This is an optimization exercise on Yosys and OpenROAD, whose aim is small area, not a production implementation. The RTL was checked by simulation tests, not by an equivalence proof against the original design. Not every run is shown, and edits may drop behaviour that the tests do not exercise. Power figures rest on the tool's default switching activity, not on a simulated workload.

`run.sh`:
```
#!/bin/bash
# synth_recipe.tcl (not shown) runs the flow's synth.tcl, then flattens the netlist and writes it again
# the make line also repeats each setting of config.mk as NAME=value (left out here)
make -C /OpenROAD-flow-scripts/flow DESIGN_CONFIG=/design/flow/config.mk WORK_HOME=/design/flow/orfs CLKGATE_MAP_FILE= SYNTH_SCRIPT=/design/flow/synth_recipe.tcl finish
```
`design.v`:
```
module Bluetooth(input clk, input rst, input rx, output r, output [7:0] leds1);
reg [12:0] dc;
wire cap = (dc == 13'd5213);
always @(posedge clk)
	if (rst) dc <= 13'd3475;
	else if (cap) dc <= 13'd0;
	else dc <= dc + 13'd1;
reg [3:0] ph;
reg [7:0] sr;
reg [7:0] leds;
always @(posedge clk)
	if (cap) sr <= {rx, sr[7:1]};
always @(posedge clk)
	if (rst) begin
		ph <= 4'd0;
		leds <= 8'd0;
	end else if (cap) begin
		if (ph == 4'd0) begin
			if (!rx) ph <= 4'd1;
		end else if (ph == 4'd10)
			ph <= 4'd0;
		else
			ph <= ph + 4'd1;
		if (ph == 4'd9) leds <= sr;
	end
assign leds1 = leds;
reg [9:0] tc;
wire tick = (tc == 10'd654);
always @(posedge clk)
	if (rst || tick) tc <= 10'd0;
	else tc <= tc + 10'd1;
localparam [127:0] TU0 = 128'h00000002a2aa88a222222a8aa888a220; localparam [127:0] TU1 = 128'h00000002a2aa88a2222222a2aa88a220; localparam [127:0] TU2 = 128'h00000002a2aa88a222228a8aa288a220; localparam [127:0] TU3 = 128'h00000002a2aa88a22222a8aa888a2220; 
wire hit = (leds == 8'd49) || (leds == 8'd50) || (leds == 8'd51) || (leds == 8'd112);
wire [1:0] nidx = {(leds == 8'd50) || (leds == 8'd112), (leds == 8'd51) || (leds == 8'd112)};
reg valid;
reg [1:0] idx;
reg [6:0] m;
reg [5:0] s;
wire changed = hit && (!valid || idx != nidx);
wire idle = (m == 7'd0) && (s == 6'd40);
always @(posedge clk)
	if (rst) begin
		valid <= 1'b0;
		m <= 7'd123;
		s <= 6'd7;
	end else if (tick) begin
		if (hit) begin
			valid <= 1'b1;
			idx <= nidx;
		end
		if (idle) begin
			if (changed) begin
				m <= 7'd123;
				s <= 6'd6;
			end
		end else if (s == 6'd0) begin
			s <= 6'd41;
			m <= m - 7'd1;
		end else
			s <= s - 6'd1;
	end
wire [127:0] tu = idx == 2'd0 ? TU0 : idx == 2'd1 ? TU1 : idx == 2'd2 ? TU2 : TU3;
wire lead = ((m > 7'd106 && m < 7'd122) || (m == 7'd106 && s >= 6'd9) || (m == 7'd122 && s <= 6'd17))
            && s[0] && (s[1] == m[0]);
wire nec = tu[m] && s[1:0] == 2'd1;
wire tail = (m == 7'd1) && s[1:0] == 2'd2;
assign r = valid && (lead || nec || tail);
endmodule
```
`config.mk`:
```
export PLATFORM = sky130hd
export DESIGN_NAME = Bluetooth
export DESIGN_NICKNAME = Bluetooth
export VERILOG_FILES = /design/flow/design.v
export SDC_FILE = /design/flow/constraint.sdc
export NUM_CORES = 8
export LEC_CHECK = 0
export CAP_MARGIN = 35
export CORE_MARGIN = 2
export CORE_UTILIZATION = 40
export SLEW_MARGIN = 20
```
`constraint.sdc`:
```
create_clock -name core_clock -period 20.0 [get_ports {clk}]
set_input_delay 4.0000 -clock core_clock [delete_from_list [all_inputs] [get_ports {clk}]]
set_output_delay 4.0000 -clock core_clock [all_outputs]
set_load 0.01 [all_outputs]
```
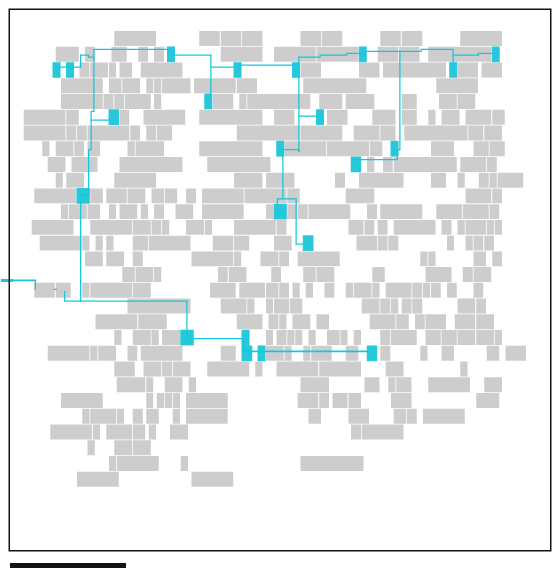
(run_1/io_fan.png)
Scale bar: 20 um.
colour	port	bits	direction	end cells	buffers	wire
cyan	rst	1	input	22	2	290 um
# port buffers: 11
I/O Pins: 12

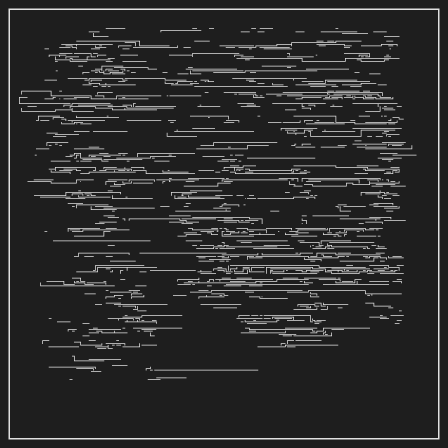
(run_1/layer_met1.png)
share of all routed wire	53%
main direction	horizontal
wire length on this layer	3400 um

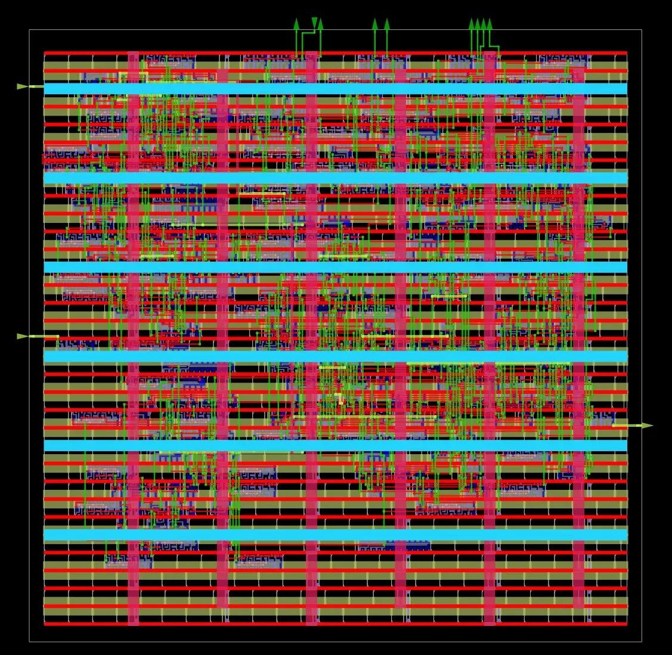
(run_1/layout.png)
final core occ: 46.52%
drt total wl: 6456 um
die area: 8710 um^2

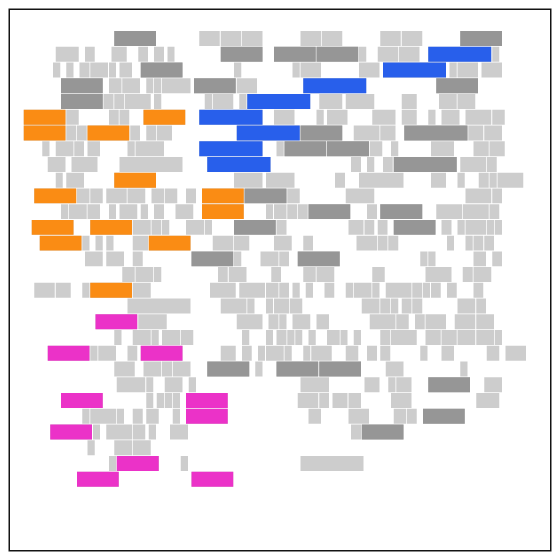
(run_1/flops_by_reg.png)
colour	netlist name	placed flops
orange	dc	13
blue	sr	8
magenta	tc	10
not coloured	28

## run 1: cell families after synthesis
group                    count (synthesis)
AO/OA/AOI/OAI                           76
AND/OR/NAND/NOR                        141
buffers and inverters                   33
XOR/XNOR                                24
flip-flops                              59
adder cells (fa/ha/maj)                 17
multiplexers                             9
## run 1: layout by cell type (no fill, tap or decap), drive strengths merged, types with 9 or more instances in the layout
master / n
ha: 17
inv: 14
nand3: 13
edfxtp: 10
clkbuf: 9
dfxtp: 49
a21oi: 19
nor2: 47
clkdlybuf4s50: 11
o21ai: 25
nand2: 23
xor2: 16
## run 1: worst max-delay path by stage
| stage | startpoint | end | slack (ns) | cells past startpoint |
|---|---|---|---|---|
| 2_1_floorplan | m[1] | r | 14.16 | 7 |
| 3_3_place_gp | idx[0] | r | 13.64 | 9 |
| 3_5_place_dp | idx[0] | r | 13.56 | 9 |
| 4_1_cts | idx[0] | r | 13.16 | 9 |
| 5_1_grt | idx[0] | r | 13.02 | 9 |
| 6_report | idx[0] | r | 13.17 | 9 |
## run 1: per-layer routing
| metal | share of wire (%) | global-route usage, % | wire, um |
|---|---|---|---|
| met1 | 53 | 23.90 | 3398 |
| met2 | 44 | 23.44 | 2820 |
| met3 | 2.9 | 3.868 | 185 |
| met4 | 0.79 | 5.025 | 51 |
| met5 | 0 | 0 | 0 |
## run 1: layout make-up
class	count	area, um^2
Timing Repair Buffer	12	117.6
Multi-Input combinational cell	267	1775
Clock buffer	9	123.9
Clock inverter	7	116.4
Sequential cell	59	1281
Inverter	14	52.55
Tap cell	102	127.6
Fill cell	736	4133
## run 1: flip-flops by register name (all words and copies together), names as in the netlist
register / flops
sr: 8
ph: 4
dc: 13
m: 7
tc: 10
valid: 1
leds: 8
s: 6
idx: 2
## run 1: where the power goes
| group | internal, mW | switching (mW) | leakage (nW) |
|---|---|---|---|
| registers | 0.122 | 0.00159 | 0.487 |
| clock network | 0.0825 | 0.0493 | 0.121 |
| logic | 0.00289 | 0.00362 | 0.805 |
## run 1: critical path, stage by stage, from the launching register on
cell,delay [ns]
edfxtp_1,0.52
inv_1,0.13
ha_1,0.22
a21oi_1,0.15
a32o_1,0.14
a21oi_1,0.05
o311ai_0,0.27
nor4bb_1,0.33
o31a_1,0.17
clkdlybuf4s50_1,0.53
==> results.txt, run 1 <==
* Synth top area share at 30.73%
* Final Instance Area at 3595 um^2
* Post-Synth XOR/XNOR Area at 6.586%
* Area after DPL at 3354 um^2
* Final #Nets at 383
* Die W at 93.33 um
* DR vias at 2473
* Final WS setup at 13.17 ns
* Post-Route Skew at 0.008797 ns
* VDD IR max at 0.04610 mV
* First-pass GRT wire length at 11270 um
* Global-route congestion overflow total at 0
* Setup crit end kind: primary output
* Asr flop ratio synth at 0%
* Arrival @ worst endpoint at 2.83 ns
* CTS Hold Bufs at 0
* Synth top cells by count: 49 x dfxtp_1, 47 x nor2_1, 22 x nand2_1, 19 x a21oi_1, 18 x o21ai_0
* Clock root cell: clkbuf_8
* #FFs+latches synth at 59
* Final-report max-slew violation count at 0
* Synthesized area per cell at 8.891 um^2
* Core Region at 7727 um^2
* HP Start: sr[7]
* Cts repair resizes at 0
* Largest family of logic cells by synthesized area: simple AND/OR/NAND/NOR gates
* Tmin final at 6.831 ns
* Post-synthesis instance total at 359
* Layout Area Growth over Synthesis at 12.62%
* Detail Route Antenna Nets at 0
* DRC viols at 0
* Drt first-iter violations at 130
* Reg clk slew, reported paths at 0.08 ns
* HPWL Detailed at 4379 um
* Startpoint types: flop
* Period Utilization, post-route at 34.15%
* R2R depth at 6
* Sum of negative setup slack at 0 ns
* PwrDens at 72.87 nW/um^2
* Main synth FF type: dfxtp_1
* Synth Area in Compound Gates at 15.76%
* Rows at 32
* Status: complete, no violations
* Depth of the worst hold-timing path at 0
* Routed length per placed instance at 13.74 um
* Starting Density at 41.31%
* Clock latency on the worst-skew pair at 0.33 ns
* CTS sink count at 59
* Initial antenna violation count at 0
* Hold Vio Cnt, Final at 0
* Placed insts at 454
* CP required at 16.00 ns
* Vias per cell at 5.262
* Largest area contributor in the netlist: dfxtp_1
* Num CTS Buffers at 9
* Crit Reg-Reg Startpoint: dc[0]
* Hold Crit Class: flop to flop
* TritonCTS clock tree: done
* Post-synth EDFFs at 10
* Setup violators final at 0
* Kind of critical path: flop to primary output
* Worst hold slack at 0.4430 ns
* Largest net degree at the start of global routing at 23
* Mux cell area share after synthesis at 2.862%
* Mapped Nets at 379
* Max-cap violations at 0
* Max_slew headroom at 52.89%
* Post-CTS setup buffer count at 0
* Drt pass-1 iters at 4
* Clock Path Buffers at 2
* Fin cells at 470
* Mapped Area at 3192 um^2
* Worst Path Max Fanout at 9
* Most common cell in the netlist: dfxtp_1
* RSZ-0062 raised after global routing: no
* N_diodes at 0
* Worst reg2reg endpoint: leds[6]
* Seq/Total Area, Yosys at 40.14%
* Yosys warns at 1
==> run_1/detail.png <==
Scale bar: 10 um. Region (50, 50) to (90, 90) um. Cells in grey, sequential cells in the stronger grey; small squares are vias.
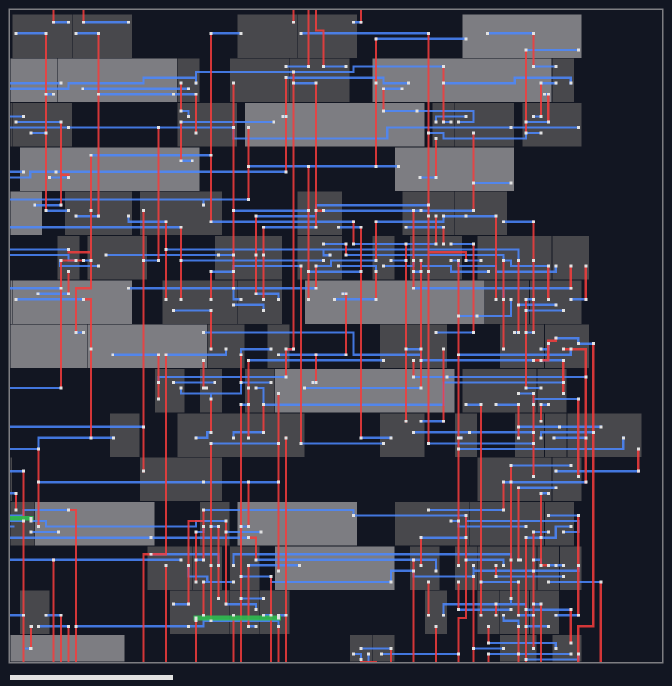

==> run 2: changes to the inputs <==
==> design.v (replaced) <==
module Bluetooth(input clk, input rst, input rx, output r, output [7:0] leds1);
reg [12:0] dc;
wire cap = ((dc & 13'b1011100111111) == (13'b1010011000111 & 13'b1011100111111));
always @(posedge clk)
	if (rst) dc <= 13'b0101011011011;
	else dc <= {~dc[11:0], dc[12] ^ dc[6] ^ cap};
reg [3:0] ph;
reg [7:0] sr;
reg [7:0] leds;
always @(posedge clk)
	if (cap) sr <= {rx, sr[7:1]};
wire ph_idle = (ph == 4'd12);
always @(posedge clk)
	if (rst) begin
		ph <= 4'd12;
		leds <= 8'd0;
	end else if (cap) begin
		if (!(ph_idle && rx))
			ph <= {~ph[2:0], ph[3] ^ ph[0] ^ ph_idle};
		if (ph == 4'd3) leds <= sr;
	end
assign leds1 = leds;
reg [9:0] tc;
wire tick = ((tc & 10'b1011011011) == (10'b0100111010 & 10'b1011011011));
always @(posedge clk)
	if (rst) tc <= 10'b0110001011;
	else tc <= {~tc[8:0], ~(tc[9] ^ tc[3] ^ tc[6]) ^ tick};
function f_fs(input [7:0] a);
	case (a)
	2, 4, 6, 7, 9, 11, 13, 14, 15, 16, 17, 19, 20, 21, 22, 24, 26, 28, 30, 32, 34, 35, 37, 39, 40, 41, 42, 43, 44, 46, 47, 48, 66, 68, 70, 71, 73, 75, 76, 77, 78, 79, 80, 82, 83, 84, 86, 88, 90, 92, 94, 96, 98, 99, 101, 103, 104, 105, 106, 107, 108, 110, 111, 112, 130, 132, 134, 135, 137, 139, 140, 142, 143, 144, 145, 147, 148, 149, 151, 152, 154, 156, 158, 160, 162, 163, 165, 167, 168, 169, 170, 171, 172, 174, 175, 176, 194, 196, 198, 200, 201, 203, 205, 207, 208, 209, 210, 211, 213, 214, 215, 216, 218, 220, 222, 224, 226, 227, 229, 231, 232, 233, 234, 235, 236, 238, 239, 240: f_fs = 1'b1;
	default: f_fs = 1'b0;
	endcase
endfunction
wire hit = (leds == 8'd49) || (leds == 8'd50) || (leds == 8'd51) || (leds == 8'd112);
wire [1:0] nidx = {(leds == 8'd50) || (leds == 8'd112), (leds == 8'd51) || (leds == 8'd112)};
reg valid;
reg [1:0] idx;
reg [5:0] pm;
reg [4:0] qa;
reg [1:0] pb;
wire changed = hit && (!valid || idx != nidx);
wire pm0 = (pm == 6'd0);
wire qa_is10 = !qa[4] && !qa[2] && !qa[0];      
wire idle = pm0 && qa_is10 && !pb[1] && !pb[0];
wire pm61 = pm[5] && pm[4] && pm[3] && pm[2] && pm[0];
wire pm53 = pm == 6'd53;
wire lead_mid = pm[5] && pm[4] && (pm[3] ? !(pm[2] && pm[0]) : (pm[2] && pm[1]));
wire qaz = (qa == 5'd0);
wire pbz = !pb[1] && !pb[0];
wire dn = tick && !idle;
wire ld = tick && idle && changed;
wire eq = dn && pbz;
always @(posedge clk) begin
	pb[0] <= rst || (pb[0] ^ dn);
	pb[1] <= !rst && (pb[1] ^ (dn && !pb[0]));
	if (rst || ld) begin
		qa <= 5'd12;
		pm <= 6'd61;
	end else if (eq) begin
		qa <= qaz ? 5'd20 : qa - 5'd1;
		if (qaz) pm <= pm - 6'd1;
	end
	if (rst) valid <= 1'b0;
	else if (tick && hit) valid <= 1'b1;
	if (tick && hit) idx <= nidx;
end
wire nec = pb == 2'd3 && (qa[4] || (qa[3] && (qa[2] || qa[1]))) && f_fs({idx, pm});
wire lead = pb == 2'd1 && ((pm53 && (qa[4] || qa[3] || qa[2] || qa[1])) || lead_mid || (pm61 && !qa[4] && !(qa[2] && (qa[1] || qa[0])) && !qa[3]));
wire tail = pb == 2'd0 && pm0 && !qa_is10;
assign r = valid && (nec || lead || tail);
endmodule
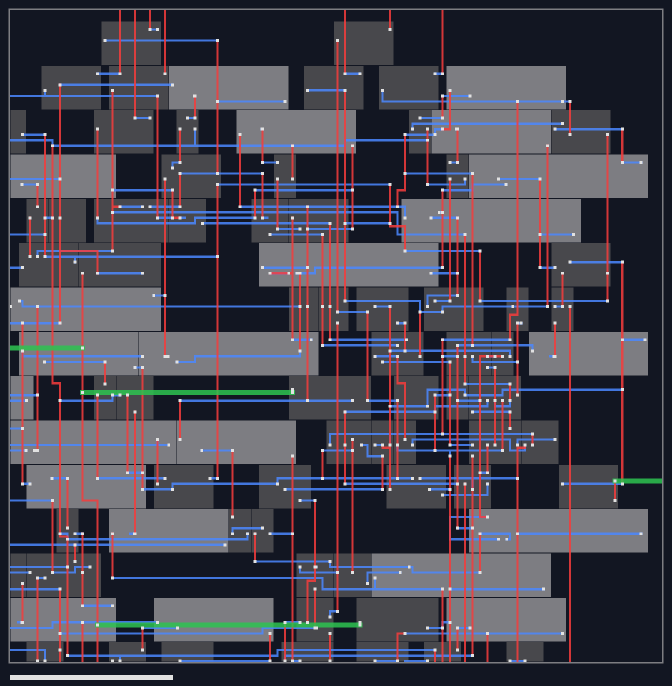
(run_2/detail.png)
Scale bar: 10 um. Region (45, 45) to (85, 85) um. Cells in grey, sequential cells in the stronger grey; small squares are vias.
colour	layer
red	metal 2
green	metal 3
blue	metal 1
netlist names of flops here include	leds (7), sr (6), tc (3)
sequential cells in the window	21
cells with their middle in the window	76
most frequent	nor2_1 (14), dfxtp_1 (13)

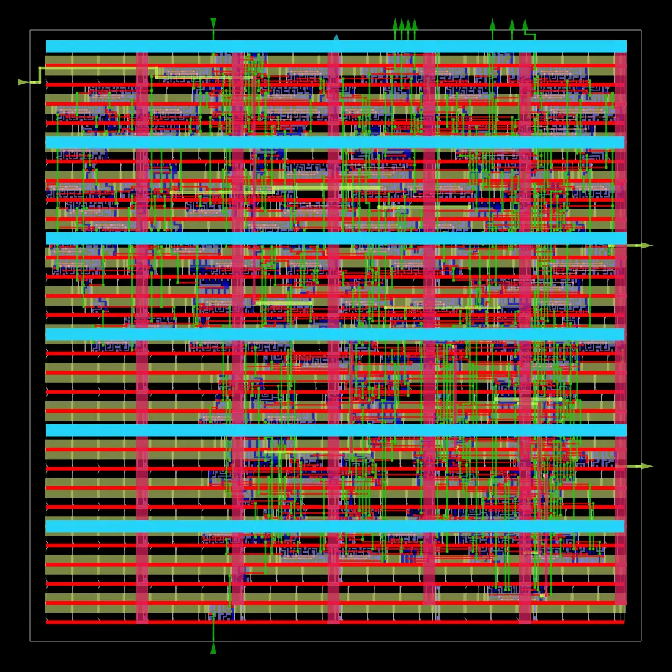
(run_2/layout.png)
final core occ: 45.82%
fin cells: 368
drt total wl: 5106 um
die area: 7506 um^2
Die Y-Extent: 86.64 um

==> run 2 against run 1 <==
- sequential share of layout area up 6.2 points
- first-iteration DRC count down 39%
- final area down 15%
- utilization down 0.69 points
- clock skew up 0.0015 ns
- critical path type unchanged
- combinational power down 33%
- die area down 14%
- worst hold slack worse by 0.065 ns
- via count down 21%
- clock-buffer cell count unchanged
- clock power down 27%
==> results.txt, run 2 <==
* Drt first-iter violations at 79
* Sum of negative setup slack at 0 ns
* Clock root cell: clkbuf_8
* Vias per cell at 5.285
* Most common cell after layout, fill and taps aside: dfxtp_1
* R2R depth at 7
* Synth top area share at 35.91%
* CTS sink count at 59
* Layout Area Growth over Synthesis at 12.09%
* Starting Density at 40.88%
* RSZ-0062 raised after global routing: no
* Worst reg2reg endpoint: leds[6]
* I/O Pins at 12
* Final Instance Area at 3062 um^2
* Clock latency on the worst-skew pair at 0.34 ns
* Startpoint types: flop
* Asr flop ratio synth at 0%
* Mapped Area at 2731 um^2
* Rows at 30
* CP required at 16.00 ns
* CTS Hold Bufs at 0
* Synthesized area per cell at 10.04 um^2
* Critical path origin: pm[0]
* Setup violators final at 0
* Post-Synth XOR/XNOR Area at 3.848%
* Crit Reg-Reg Startpoint: dc[5]
* Area after DPL at 2887 um^2
* TritonCTS clock tree: done
* Post-synth EDFFs at 10
* Largest family of logic cells by synthesized area: simple AND/OR/NAND/NOR gates
* Main synth FF type: dfxtp_1
* Most frequent cells in the layout: 49 x dfxtp_1, 33 x nor2_1, 16 x nand2b_1, 15 x inv_1, 11 x clkdlybuf4s50_1
* Biggest regs: dc (13), tc (10)
* Number of flip-flops in the largest register at 13
* Mapped Nets at 285
* Mux cell area share after synthesis at 3.756%
* Max-cap violations at 0
* Yosys warns at 1
* Kind of critical path: flop to primary output
* Final #Nets at 296
* Hold Vio Cnt, Final at 0
* Max_slew headroom at 69.80%
* Register name with the most flops: dc
* Post-CTS setup buffer count at 0
* Placer Congestion at 0.7892
* Setup crit end kind: primary output
* Fillers at 664
* DRC viols at 0
* Drt pass-1 iters at 4
* Seq/Total Area, Yosys at 46.91%
* Largest net degree at the start of global routing at 50
* Tmin final at 7.055 ns
* First-pass GRT wire length at 8825 um
* Post-Route Skew at 0.01025 ns
* Arrival @ worst endpoint at 3.05 ns
* PwrDens at 73.25 nW/um^2
* Clock Path Buffers at 2
* Reg clk slew, reported paths at 0.07 ns
* Most common cell in the netlist: dfxtp_1
* Worst path cell trace: inv_1, ha_1, mux4_2, nor2b_1, a2111oi_0, nor3_1, o21ai_1, clkdlybuf4s50_1
* HPWL Detailed at 3505 um
* Max incr delay on CP at 0.54 ns
* Initial antenna violation count at 0
* Depth of the worst hold-timing path at 1
* Largest area contributor in the netlist: dfxtp_1
* Final-report max-slew violation count at 0
* Detail Route Antenna Nets at 0
* Die W at 86.64 um
* Period Utilization, post-route at 35.27%
* Status: complete, no violations
* Cts repair resizes at 0
* Crit path capture: r
* VDD IR max at 0.03867 mV
* Final WS setup at 12.95 ns
* Synth Area in Compound Gates at 9.299%
* Post-synthesis instance total at 272
* N_diodes at 0
* Worst slew pin tran at 0.4530 ns
* Slowest-stage cell, CP: clkdlybuf4s50_1
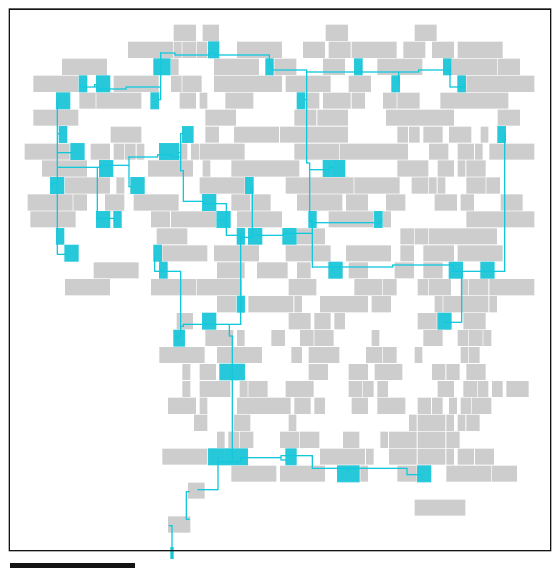
(run_2/io_fan.png)
Scale bar: 20 um.
colour	port	bits	direction	end cells	buffers	wire
cyan	rst	1	input	49	2	436 um

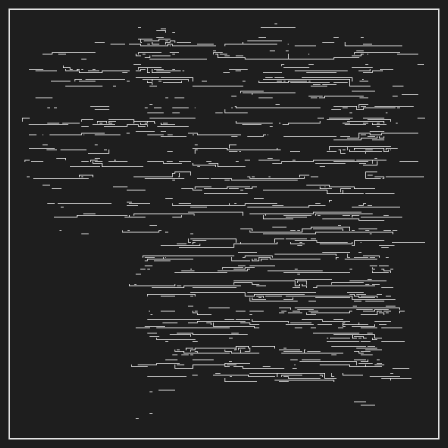
(run_2/layer_met1.png)
GR Util met1: 19.86%
DR vias: 1945

[run 2: cell types whose count changed after synthesis, moves of 7 or more]
cell,previous run,this run
a21oi_1,19,5
and3_1,8,1
clkbuf_1,15,6
ha_1,17,10
nand2_1,22,9
nand2b_1,1,16
nand3_1,13,6
nor2_1,47,33
o21ai_0,18,5
or3_1,0,9
xor2_1,16,3
[run 2: cell type report]
class / count / area, um^2 / area share, %
timing repair buffer: 12 / 117.6 / 3.841
clock inverter: 7 / 51.30 / 1.676
sequential: 59 / 1281 / 41.85
tap: 80 / 100.1 / 3.269
inverter: 15 / 56.30 / 1.839
multi-input combinational: 186 / 1331 / 43.48
clock buffer: 9 / 123.9 / 4.046
[run 2: worst max-delay path, delay by kind of cell (launching register included)]
kind,cells,cell delay (ns)
fa+ha+maj,1,0.25
simple gates,2,0.25
compound gates,2,0.51
mux,1,0.46
buf+inv,2,0.73
flops,1,0.51
[run 2: per-layer routing]
| metal | vias up | wire [um] | global-route usage [%] |
|---|---|---|---|
| li1 | 991 | - | - |
| met1 | 922 | 2520 | 19.86 |
| met2 | 22 | 2340 | 22.24 |
| met3 | 10 | 145 | 4.857 |
| met4 | 0 | 101 | 7.528 |
| met5 | - | 0 | 0 |
[run 2: worst min path at each step]
stage / from / to / slack, ns
global placement: tc[2] / tc[3] / 0.36
CTS: tc[8] / tc[9] / 0.38
detailed placement: tc[8] / tc[9] / 0.37
floorplan: tc[2] / tc[3] / 0.36
finish: tc[8] / tc[9] / 0.38
global route: tc[8] / tc[9] / 0.38
[run 2: power by group]
part,leakage (nW),switching (mW),internal [mW]
Clock,0.0905,0.0505,0.0456
Combinational,0.615,0.00226,0.00211
Sequential,0.486,0.00115,0.123
[run 2: cell families after synthesis]
group | Yosys count
buf+inv | 27
compound gates | 35
flops | 59
xor+xnor | 12
fa+ha+maj | 10
mux | 9
simple gates | 120
[run 2: through the flow]
step                hold WS (ns)  power [mW]  instances
finish                    0.3784      0.2243        368
global route              0.3830      0.2331        368
CTS                       0.3804      0.2284        368
detailed placement        0.3712      0.1311        352
global placement          0.3601      0.1309        352
floorplan                 0.3557      0.1296        272

-- what the ideal ports hide --
In the flow no input, the clock included, has a driving cell. The finished layouts below were timed again as built, in two steps.
Step 1 assumes that a clkbuf_16 drives the clock port and a buf_2 every other input.
Step 2 moves the port delays by t, midway between the first and last clock arrival at a register: inputs arrive t later, outputs are due t later. That takes back most of the time a late clock gives input paths.
a / b / c = no drivers / after step 1 / after step 2; a / b = the first two.
run | t (ns) | slack for setup (ns) | worst data-port slew with drivers (ns) | cell pins on the clock port's net
run 1 | 0.355 | 13.169 / 13.142 / 13.497 | 0.03 | 1
run 2 | 0.362 | 12.945 / 12.916 / 13.278 | 0.03 | 1
After both steps setup and hold are still met in every run listed.
